From an optimization exercise on the open Yosys and OpenROAD flow, aimed at small area; shortcuts taken in it are not production practice.
Function was checked by simulation only, so behaviour that the tests miss may differ from the original.
Some runs may be left out. An edit can pass the tests and still lose a function that they never use.
Power and IR drop assume default switching activity.

`design/flow/run.sh`:
```
#!/bin/bash
# synth_recipe.tcl (not shown) runs the flow's synth.tcl, then flattens the netlist and writes it again
# the make line also repeats each setting of config.mk as NAME=value (left out here)
make -C /OpenROAD-flow-scripts/flow DESIGN_CONFIG=/design/flow/config.mk WORK_HOME=/design/flow/orfs CLKGATE_MAP_FILE= SYNTH_SCRIPT=/design/flow/synth_recipe.tcl finish
```
`design/flow/config.mk`:
```
export PLATFORM = sky130hd
export DESIGN_NAME = alu8
export DESIGN_NICKNAME = alu8
export VERILOG_FILES = /design/flow/design.v
export SDC_FILE = /design/flow/constraint.sdc
export NUM_CORES = 8
export LEC_CHECK = 0
export CAP_MARGIN = 20
export CORE_MARGIN = 2
export CORE_UTILIZATION = 40
export SLEW_MARGIN = 20
```
`design/flow/constraint.sdc`:
```
create_clock -name core_clock -period 5.0 [get_ports {clk}]
set_input_delay 1.0000 -clock core_clock [delete_from_list [all_inputs] [get_ports {clk}]]
set_output_delay 1.0000 -clock core_clock [all_outputs]
set_load 0.01 [all_outputs]
```
`design/flow/design.v`:
```
module ALU(input [7:0] operand_1,
            input [7:0] operand_2,
            input [3:0] opcode, 
            input z_in,
            input cy_in,
            input sign_in,
            output z_flag,
            output cy_flag,
            output sign_flag,
            output [7:0] alu_out);
  reg z_flag_w;
  reg cy_flag_w;
  reg sign_flag_w;
  reg [8:0] result;
  always @(*) begin
        z_flag_w = z_in;
        cy_flag_w = cy_in;
        sign_flag_w = sign_in;
        result = 9'b000000000;
        case(opcode[3:1])
        3'b100 : begin 
          result[7:0] = operand_1 | operand_2;
                 if(result[7:0] == 8'b00000000)begin
                    z_flag_w = 1'b1;
                end
            end
        3'b101 :begin 
          result[7:0] = operand_1 ^ operand_2;
          if(result[7:0] == 8'b00000000)begin
                    z_flag_w = 1'b1;
                end
            end
          default : result[7:0] = operand_1;
    endcase
    case (opcode[2:0])
            3'b100 :begin
              result = (operand_1 + operand_2);
              cy_flag_w =result[8] ;
            end
            3'b101 :begin
              result[7:0]  = (operand_1 - operand_2);
                 if (operand_1 > operand_2)begin
                    sign_flag_w = 1'b0;
                    z_flag_w = 1'b0;
                    cy_flag_w = 1'b0;
                 end
                 else if(operand_1<operand_2)begin
                   result[7:0] = ~result[7:0];
                   result[7:0] = result[7:0]+1;
                    sign_flag_w = 1'b1;
                    z_flag_w = 1'b0;
                   cy_flag_w = 1'b1;
                 end
                 else begin
                    z_flag_w = 1'b1;
                 end                 
            end
            3'b111 : begin
              result[7:0]  = operand_1;
                if (operand_1 > operand_2)begin
                    cy_flag_w = 1'b0;
                    z_flag_w = 1'b0;
                 end
              else if(operand_2>operand_1)begin
                    cy_flag_w = 1'b1;
                    z_flag_w = 1'b0;
                 end
                 else begin
                    z_flag_w = 1'b1;
                 end  
            end
            3'b110 :begin 
              result[7:0] = operand_1 & operand_2;
              if(result[7:0] == 8'b00000000)begin
                    z_flag_w = 1'b1;
                end
            end
            default : result[7:0] = 8'b01001010;
        endcase
    end
  assign alu_out = result[7:0];
  assign cy_flag = cy_flag_w;
  assign z_flag = z_flag_w;
  assign sign_flag = sign_flag_w;
endmodule
module alu8(input clk,
            input rst,
            input [7:0] operand_1,
            input [7:0] operand_2,
            input [3:0] opcode,
            output reg [7:0] alu_out,
            output reg z_flag,
            output reg cy_flag,
            output reg sign_flag);
  wire [7:0] result;
  wire z_next, cy_next, sign_next;
  ALU a1(operand_1, operand_2, opcode, z_flag, cy_flag, sign_flag,
         z_next, cy_next, sign_next, result);
  always @(posedge clk) begin
    if (rst) begin
      alu_out   <= 8'b00000000;
      z_flag    <= 1'b0;
      cy_flag   <= 1'b0;
      sign_flag <= 1'b0;
    end
    else begin
      alu_out   <= result;
      z_flag    <= z_next;
      cy_flag   <= cy_next;
      sign_flag <= sign_next;
    end
  end
endmodule
```
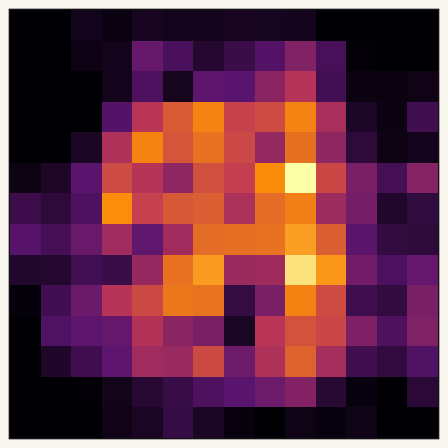
Figure 1: run 1, wiring heat map.
14 x 14 tiles, from black (low) to pale yellow (high), scaled to the fullest tile. Values are wire area over tile area, all layers added.
densest ninth of the die: centre
nearly empty tiles: 16%
tiles over half the peak: 20%
emptiest ninth of the die: upper left
fullest tile: 0.54
GRT Resource Usage Total: 19.5%
final wirelength: 4310 µm
vias: 1627
DR WL/cell: 14.5 µm

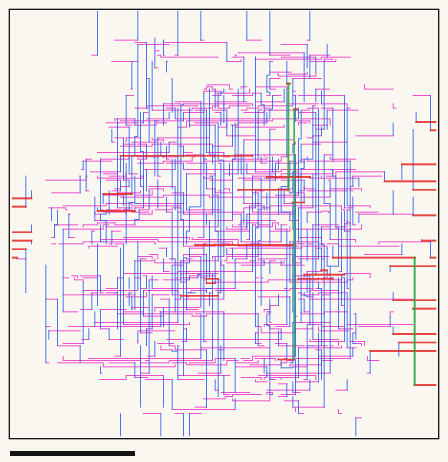
Figure 2: run 1, wiring by layer.
Scale bar: 20 µm.
[metal 1] magenta | wire length: 2120 µm
[metal 2] blue | wire length: 1920 µm
[metal 3] red | wire length: 188 µm
[metal 4] green | wire length: 77.5 µm

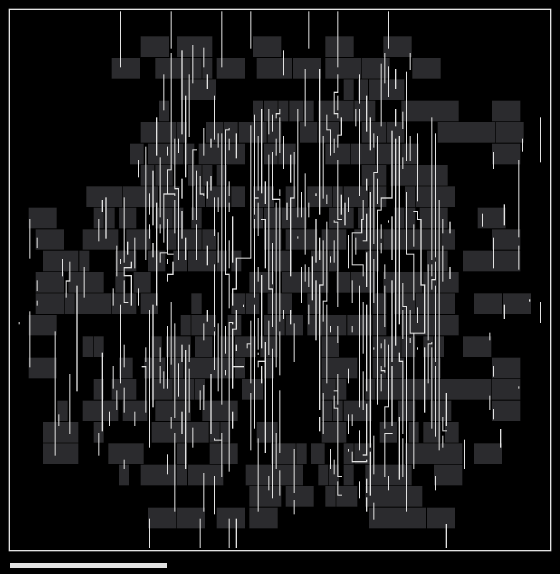
Figure 3: run 1, metal 2.
Scale bar: 20 µm.
share of all routed wire: 45%
longest straight run: 34.3 µm
wire length on this layer: 1920 µm
grt met2 use: 30.9%

-- run 1: area by class of cell --
| cell class | count | area, µm² | share of cell area, % |
|---|---|---|---|
| Inverter | 29 | 109 | 5.31 |
| Clock buffer | 4 | 45.0 | 2.20 |
| Timing Repair Buffer | 32 | 320 | 15.6 |
| Sequential cell | 11 | 220 | 10.7 |
| Tap cell | 50 | 62.6 | 3.05 |
| Multi-Input combinational cell | 172 | 1290 | 63.1 |
-- run 1: path summary, 6_finish.rpt --
path	slack, ns	cells after the start	from	end
setup / recovery	1.51	10	operand_1[1]	alu_out[6]
hold / removal	0.47	2	sign_flag	sign_flag
setup reg to reg	4.15	3	z_flag	z_flag
hold reg to reg	0.47	2	sign_flag	sign_flag
-- run 1: stage by stage --
step | hold WS, ns | util, % | setup slack [ns] | area (µm²) | power [W]
global placement | 0.459 | 50.1 | 1.32 | 2010 | 0.000301
CTS | 0.472 | 51.3 | 1.51 | 2050 | 0.000388
finish | 0.468 | 51.3 | 1.51 | 2050 | 0.000388
global route | 0.497 | 51.3 | 1.38 | 2050 | 0.000418
floorplan | 0.482 | - | 1.95 | 1670 | 0.000238
detailed placement | 0.466 | 50.1 | 1.27 | 2010 | 0.000301
-- run 1: tightest hold or removal path, stage by stage, from the launching register on --
cell and delay, ns:
dfxtp_1 0.30, o31ai_1 0.06, a21oi_1 0.05
-- run 1: registers in the layout (all words and copies together), names as in the netlist --
register / cells
alu_out: 8
sign_flag: 1
cy_flag: 1
z_flag: 1
-- run 1: synth_stat cells, drive strengths merged (2+ instances only) --
cell type	count	area share (%)
a211oi	4	1.8
a21o	2	0.90
a21oi	17	5.3
a221oi	2	1.0
a31oi	3	1.1
a41oi	5	3.5
buf	3	1.4
clkbuf	6	1.3
dfxtp	11	13
fa	2	2.4
ha	25	19
inv	29	6.5
mux2i	8	4.8
nand2	10	2.2
nand2b	3	1.3
nand3	3	0.90
nand4	4	1.5
nor2	22	4.9
nor2b	4	1.5
nor3	7	2.1
nor4	3	1.1
o211ai	2	0.90
o21ai	5	1.5
o21bai	3	1.3
o22a	2	1.0
o22ai	4	1.5
o31ai	2	0.90
or3	4	1.8
or4	3	1.3
xnor2	7	3.7
xor2	6	3.1
-- run 1: logic make-up after synthesis --
family / share of synthesized area [%]
mux: 5.47
buf+inv: 9.29
simple gates: 20.5
xor+xnor: 6.82
compound gates: 23.6
flops: 13.2
fa+ha+maj: 21.1
-- run 1: metal layers --
layer | track usage, % | vias up | part of all wire, %
met5 | 0 | - | 0
met4 | 7.00 | 0 | 1.8
met3 | 1.62 | 6 | 4.3
met2 | 30.9 | 50 | 45
met1 | 27.5 | 738 | 49
li1 | - | 833 | -
-- run 1: power groups by stage --
stage | Sequential (W) | Combinational [W] | Clock [W]
2_1_floorplan | 0.000101 | 0.000137 | 0
3_3_place_gp | 0.0000978 | 0.000204 | 0
3_5_place_dp | 0.0000980 | 0.000203 | 0
4_1_cts | 0.0000962 | 0.000203 | 0.0000885
5_1_grt | 0.0000967 | 0.000226 | 0.0000945
6_report | 0.0000961 | 0.000205 | 0.0000874
==> notes.md, run 1 <==
status timing/DRC/antenna clean; post-CTS setup buffers 0; setup total negative slack 0 ns; CTS tree done; Req. time, crit path just over 5 ns; Arr. time, crit path around 3.6 ns; #FFs+latches synth 11; fin crit share 69.7%; Peak Freq between 200 and 300 MHz; die height approximately 69 µm; Sequential Power Share around 25%; most frequent cells in the layout clkdlybuf4s50_1, inv_1, ha_1, nor2_1, a21oi_1; Setup-failing EPs final 0; CTS Hold Bufs 0; Placer Congestion ~0.87; RSZ-0062 raised after global routing no; Buffers on Ports 32; Leak between 0.8 and 0.9 nW; Max Root-Sink Buffers 2; Net Sw Frac 37.2%; Initial Utilization between 40% and 50%; YS warnings 2; Final Hold Fails 0; WS Path Type in -> reg; Starting DRT DRC Count approximately 110; Final Max Tran Viols 0; worst hold-check path type reg -> reg; antenna violations before repair 0; CP Max Fanout 6; antenna viol nets, final 0; power per cell area around 190 nW/µm²; layout cells sized above 1 under 10%; clock slew at reported path FFs 0.05 ns; final cell count without fillers 298; Placed Cells 294; P_int around 0.00024 W; detailed placement HPWL 3540 µm; number of synthesized flops with an enable pin 0; die width roughly 69 µm; distinct cell type count after synthesis 48; family with the most delay on the worst path compound AO/OA/AOI/OAI gates; Area growth syn-to-layout 22.9%; IO Count 33; crit path launch type primary input; DRC 0; max-cap check violation count 0
Figure 4. Drive-strength map (run 1).
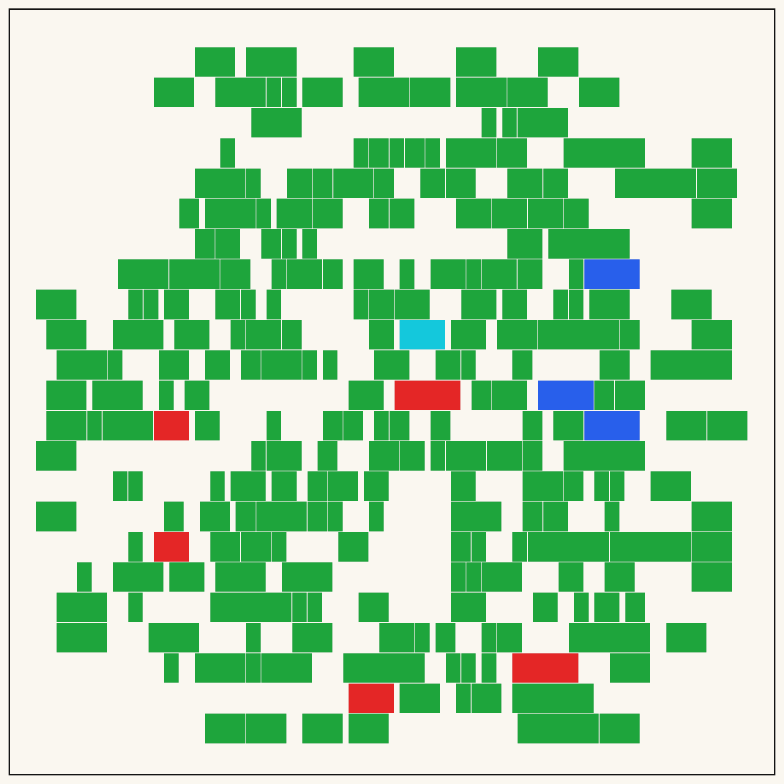

==> run 2: changes to the inputs <==
==> design/flow/design.v (replaced) <==
module ALU(input [7:0] operand_1,
           input [7:0] operand_2,
           input [3:0] opcode,
           input z_in,
           input cy_in,
           input sign_in,
           output z_flag,
           output cy_flag,
           output sign_flag,
           output [7:0] alu_out);
  wire [7:0] a = operand_1;
  wire [7:0] b = operand_2;
  wire op0 = opcode[0];
  wire op1 = opcode[1];
  wire op2 = opcode[2];
  wire op3 = opcode[3];
  wire [7:0] x = a ^ b;
  wire [8:0] k;
  wire [8:0] e;
  assign k[0] = 1'b0;
  assign e[0] = 1'b1;
  genvar i;
  generate
    for (i = 0; i < 8; i = i + 1) begin : g
      assign k[i+1] = (x[i] ^ op0) ? k[i] : b[i];
      assign e[i+1] = e[i] & ~x[i];
    end
  endgenerate
  wire eq = e[8];
  wire lt = k[8];              
  wire neg = op0 & lt;
  wire [7:0] arith = x ^ k[7:0] ^ ({8{neg}} & ~e[7:0]);
  wire [7:0] logic_r = a & (b | {8{op0}});
  wire [7:0] r = op1 ? logic_r : arith;
  assign alu_out = op2 ? r : 8'h4A;
  wire andzero = ~|(a & b);
  wire upd_eq = op2 & op0;                  
  wire set_z = (op2 & op1 & ~op0 & andzero) |
               (~op2 & op3 & ~op1 & eq & andzero) |
               (~op2 & op3 & op1 & eq);
  assign z_flag = upd_eq ? eq : (z_in | set_z);
  wire upd_cy = op2 & ((~op1 & ~op0) | (op0 & ~eq));
  assign cy_flag = upd_cy ? lt : cy_in;
  assign sign_flag = (op2 & ~op1 & op0 & ~eq) ? lt : sign_in;
endmodule
module alu8(input clk,
            input rst,
            input [7:0] operand_1,
            input [7:0] operand_2,
            input [3:0] opcode,
            output reg [7:0] alu_out,
            output reg z_flag,
            output reg cy_flag,
            output reg sign_flag);
  wire [7:0] result;
  wire z_next, cy_next, sign_next;
  ALU a1(operand_1, operand_2, opcode, z_flag, cy_flag, sign_flag,
         z_next, cy_next, sign_next, result);
  always @(posedge clk) begin
    if (rst) begin
      alu_out   <= 8'b00000000;
      z_flag    <= 1'b0;
      cy_flag   <= 1'b0;
      sign_flag <= 1'b0;
    end
    else begin
      alu_out   <= result;
      z_flag    <= z_next;
      cy_flag   <= cy_next;
      sign_flag <= sign_next;
    end
  end
endmodule
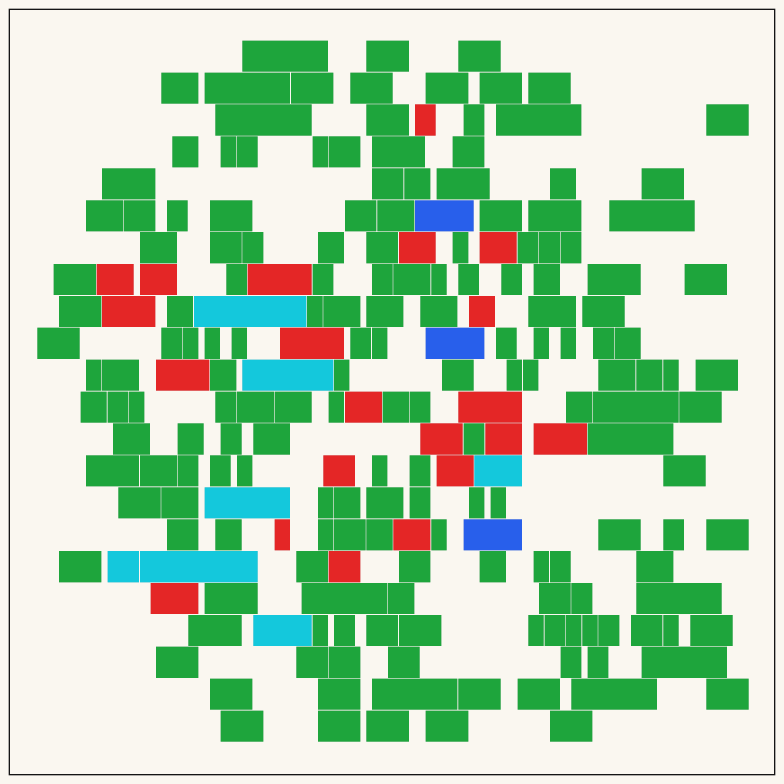
Figure 5: run 2, drive-strength map.
[_3 and _4 cells] cyan | cells: 7
[_2 cells] red | cells: 21
[_6 and larger] blue | cells: 3 | most used: clkbuf_8
[_0 and _1 cells] green | cells: 176 | most used: clkdlybuf4s50_1
Final WS setup: 1.48 ns
Area growth syn-to-layout: 23.3%

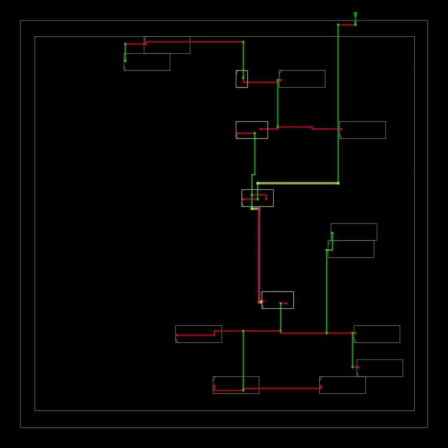
Figure 6: run 2, clock routing.
num sequential: 11
clock buffers: 3
worst-skew pair later-pin latency: 0.25 ns
Clk power: 0.0000944 W

==> run 2 against run 1 <==
Compared with the run above: die area down 9.8%; maximum frequency shrank 1.1%; synthesized cell count down 18%; clock power is 8.0% higher; clock skew unchanged; utilization is 0.51 points lower; sequential share of layout area increased by 1.2 points; power fell by 0.62%; highest routed layer unchanged; final area fell by 10%.
==> notes.md, run 2 <==
antenna viol nets, final 0 (unchanged); Main synth FF type dfxtp_1; count leader, synth nor2_1; Place WS 1.21 ns (-0.0547 ns); Synth top area share 14.7% (-4.0 points); distinct cell type count after synthesis 68 (+42%); Biggest register alu_out; CTS Hold Bufs 0 (unchanged); setup total negative slack 0 ns (unchanged); Starting DRT DRC Count 73 (-32%); largest net degree at the start of global routing 15; layout cells sized above 1 15.0% (+11 points); Leak 0.662 nW (-25%); CP Max Fanout 14 (+8); Arr. time, crit path 3.65 ns (+0.04 ns); most area-hungry cell type in the Yosys netlist dfxtp_1; detailed placement HPWL 3090 µm (-13%); fin crit share 70.5% (+0.77 points); Buffers on Ports 32 (unchanged); Placer Congestion 0.896 (+2.5%); number of synthesized flops with an enable pin 0 (unchanged); antenna violations before repair 0 (unchanged); Peak Freq 284 MHz (-1.1%); family with the most delay on the worst path simple AND/OR/NAND/NOR gates; die width 65.1 µm (-5.0%); Req. time, crit path 5.13 ns (about the same); most common library cells after synthesis nor2_1, dfxtp_1, nand2_1, a21oi_1, nand3_1; WS Path Type in -> reg; max FFs per register 8 (unchanged); YS warnings 1 (-1); power per cell area 209 nW/µm² (+10%); Max Root-Sink Buffers 2 (unchanged); worst hold-check path type reg -> reg; Worst Hold Slack 0.496 ns (+0.0282 ns); crit path launch type primary input; status timing/DRC/antenna clean; die height 65.1 µm (-5.0%); Finished Core Util 50.8% (-0.51 points); Setup-failing EPs final 0 (unchanged); IO Count 33 (unchanged); first-pass GRT wire length between 6000 and 7000 µm; RSZ-0062 raised after global routing no; Initial Utilization 41.2% (-0.58 points); Final Max Tran Viols 0 (unchanged); DRC 0 (unchanged); Area contributors post-synth dfxtp_1, ha_1, nor2_1; max-cap check violation count 0 (unchanged); clock slew at reported path FFs 0.06 ns (about the same); most frequent cells in the layout clkdlybuf4s50_1, nor2_1, nand2_1, dfxtp_1; post-CTS setup buffers 0 (unchanged)
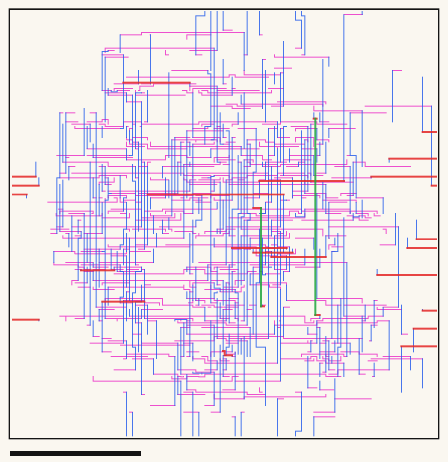
Figure 7: run 2, wiring by layer.
Scale bar: 20 µm.
[metal 2] blue | wire length: 1830 µm
[metal 3] red | wire length: 142 µm
[metal 1] magenta | wire length: 1950 µm
[metal 4] green | wire length: 44.9 µm
final wirelength: 3970 µm
GRT Resource Usage Total: 19.9%
vias: 1501
DR WL/cell: 15.6 µm

## run 2: layout make-up
type,instances,area (µm²)
Clock buffer,3,41.3
Clock inverter,1,5.00
Fill cell,367,1790
Inverter,7,26.3
Multi-Input combinational cell,152,1160
Sequential cell,11,220
Tap cell,48,60.1
Timing Repair Buffer,33,328
## run 2: cells by family (layout without fill, tap and decap cells)
| kind of cell | count (synthesis) | after routing | synth area share, % |
|---|---|---|---|
| AO/OA/AOI/OAI | 56 | 56 | 31.0 |
| multiplexers | 2 | 2 | 1.34 |
| XOR/XNOR | 9 | 9 | 6.19 |
| AND/OR/NAND/NOR | 77 | 77 | 32.6 |
| adder cells (fa/ha/maj) | 8 | 8 | 6.69 |
| buffers and inverters | 18 | 44 | 7.45 |
| flip-flops | 11 | 11 | 14.7 |
## run 2: worst min-delay path, stage by stage (launching register included)
cell and delay [ns]:
dfxtp_1 0.31, nor2_1 0.09, a211oi_1 0.05
## run 2: through the flow
step | instance area, µm² | cells | total power, W
final | 1840 | 255 | 0.000386
after CTS | 1840 | 255 | 0.000386
after floorplan | 1500 | 181 | 0.000236
after detailed placement | 1800 | 251 | 0.000292
after global placement | 1800 | 251 | 0.000290
after global routing | 1840 | 255 | 0.000411
## run 2: path summary, 6_finish.rpt
check,startpoint,end,slack [ns],cells past startpoint
max,operand_2[2],alu_out[6],1.48,8
min,sign_flag,sign_flag,0.50,2
max reg2reg,z_flag,z_flag,4.17,4
min reg2reg,sign_flag,sign_flag,0.50,2
## run 2: power breakdown
| group | internal (W) | switching (W) |
|---|---|---|
| logic | 0.0000896 | 0.000104 |
| clock network | 0.0000551 | 0.0000393 |
| registers | 0.0000954 | 0.00000215 |
## run 2: metal layers
metal  vias to the layer above  part of all wire [%]  track usage [%]
met4                         0                   1.1             8.33
met3                         4                   3.6             1.37
met2                        38                    46             31.3
li1                        753                     -                -
met5                         -                     0                0
met1                       706                    49             28.2

separate check: timing with driven ports:
The flow's constraints put no driver on any port. The routed layouts listed below were extracted and timed again, unchanged, in two steps.
Step 1 sets driving cells, clkbuf_16 on the clock port and buf_2 on the other inputs (assumed; they add their load-dependent delay and slew).
Step 2 times the ports against the registers' clock, not the clock port: input delays grow and output delays shrink by t, the midpoint of the rising clock arrivals with the driver on.
a / b / c = ideal / step 1 / step 2; a / b = the first two.
| run | shift t [ns] | setup WS [ns] | worst setup path after step 2 | worst register clock-pin slew, ns |
|---|---|---|---|---|
| run 1 | 0.255 | 1.513 / 1.515 / 1.260 | input to register | 0.05 / 0.05 |
| run 2 | 0.267 | 1.475 / 1.477 / 1.211 | input to register | 0.06 / 0.06 |
After both steps every run listed still meets setup and hold. The setup slack of run 2, which loses most, moves by +0.002 ns with the drivers and by -0.264 ns with both steps.
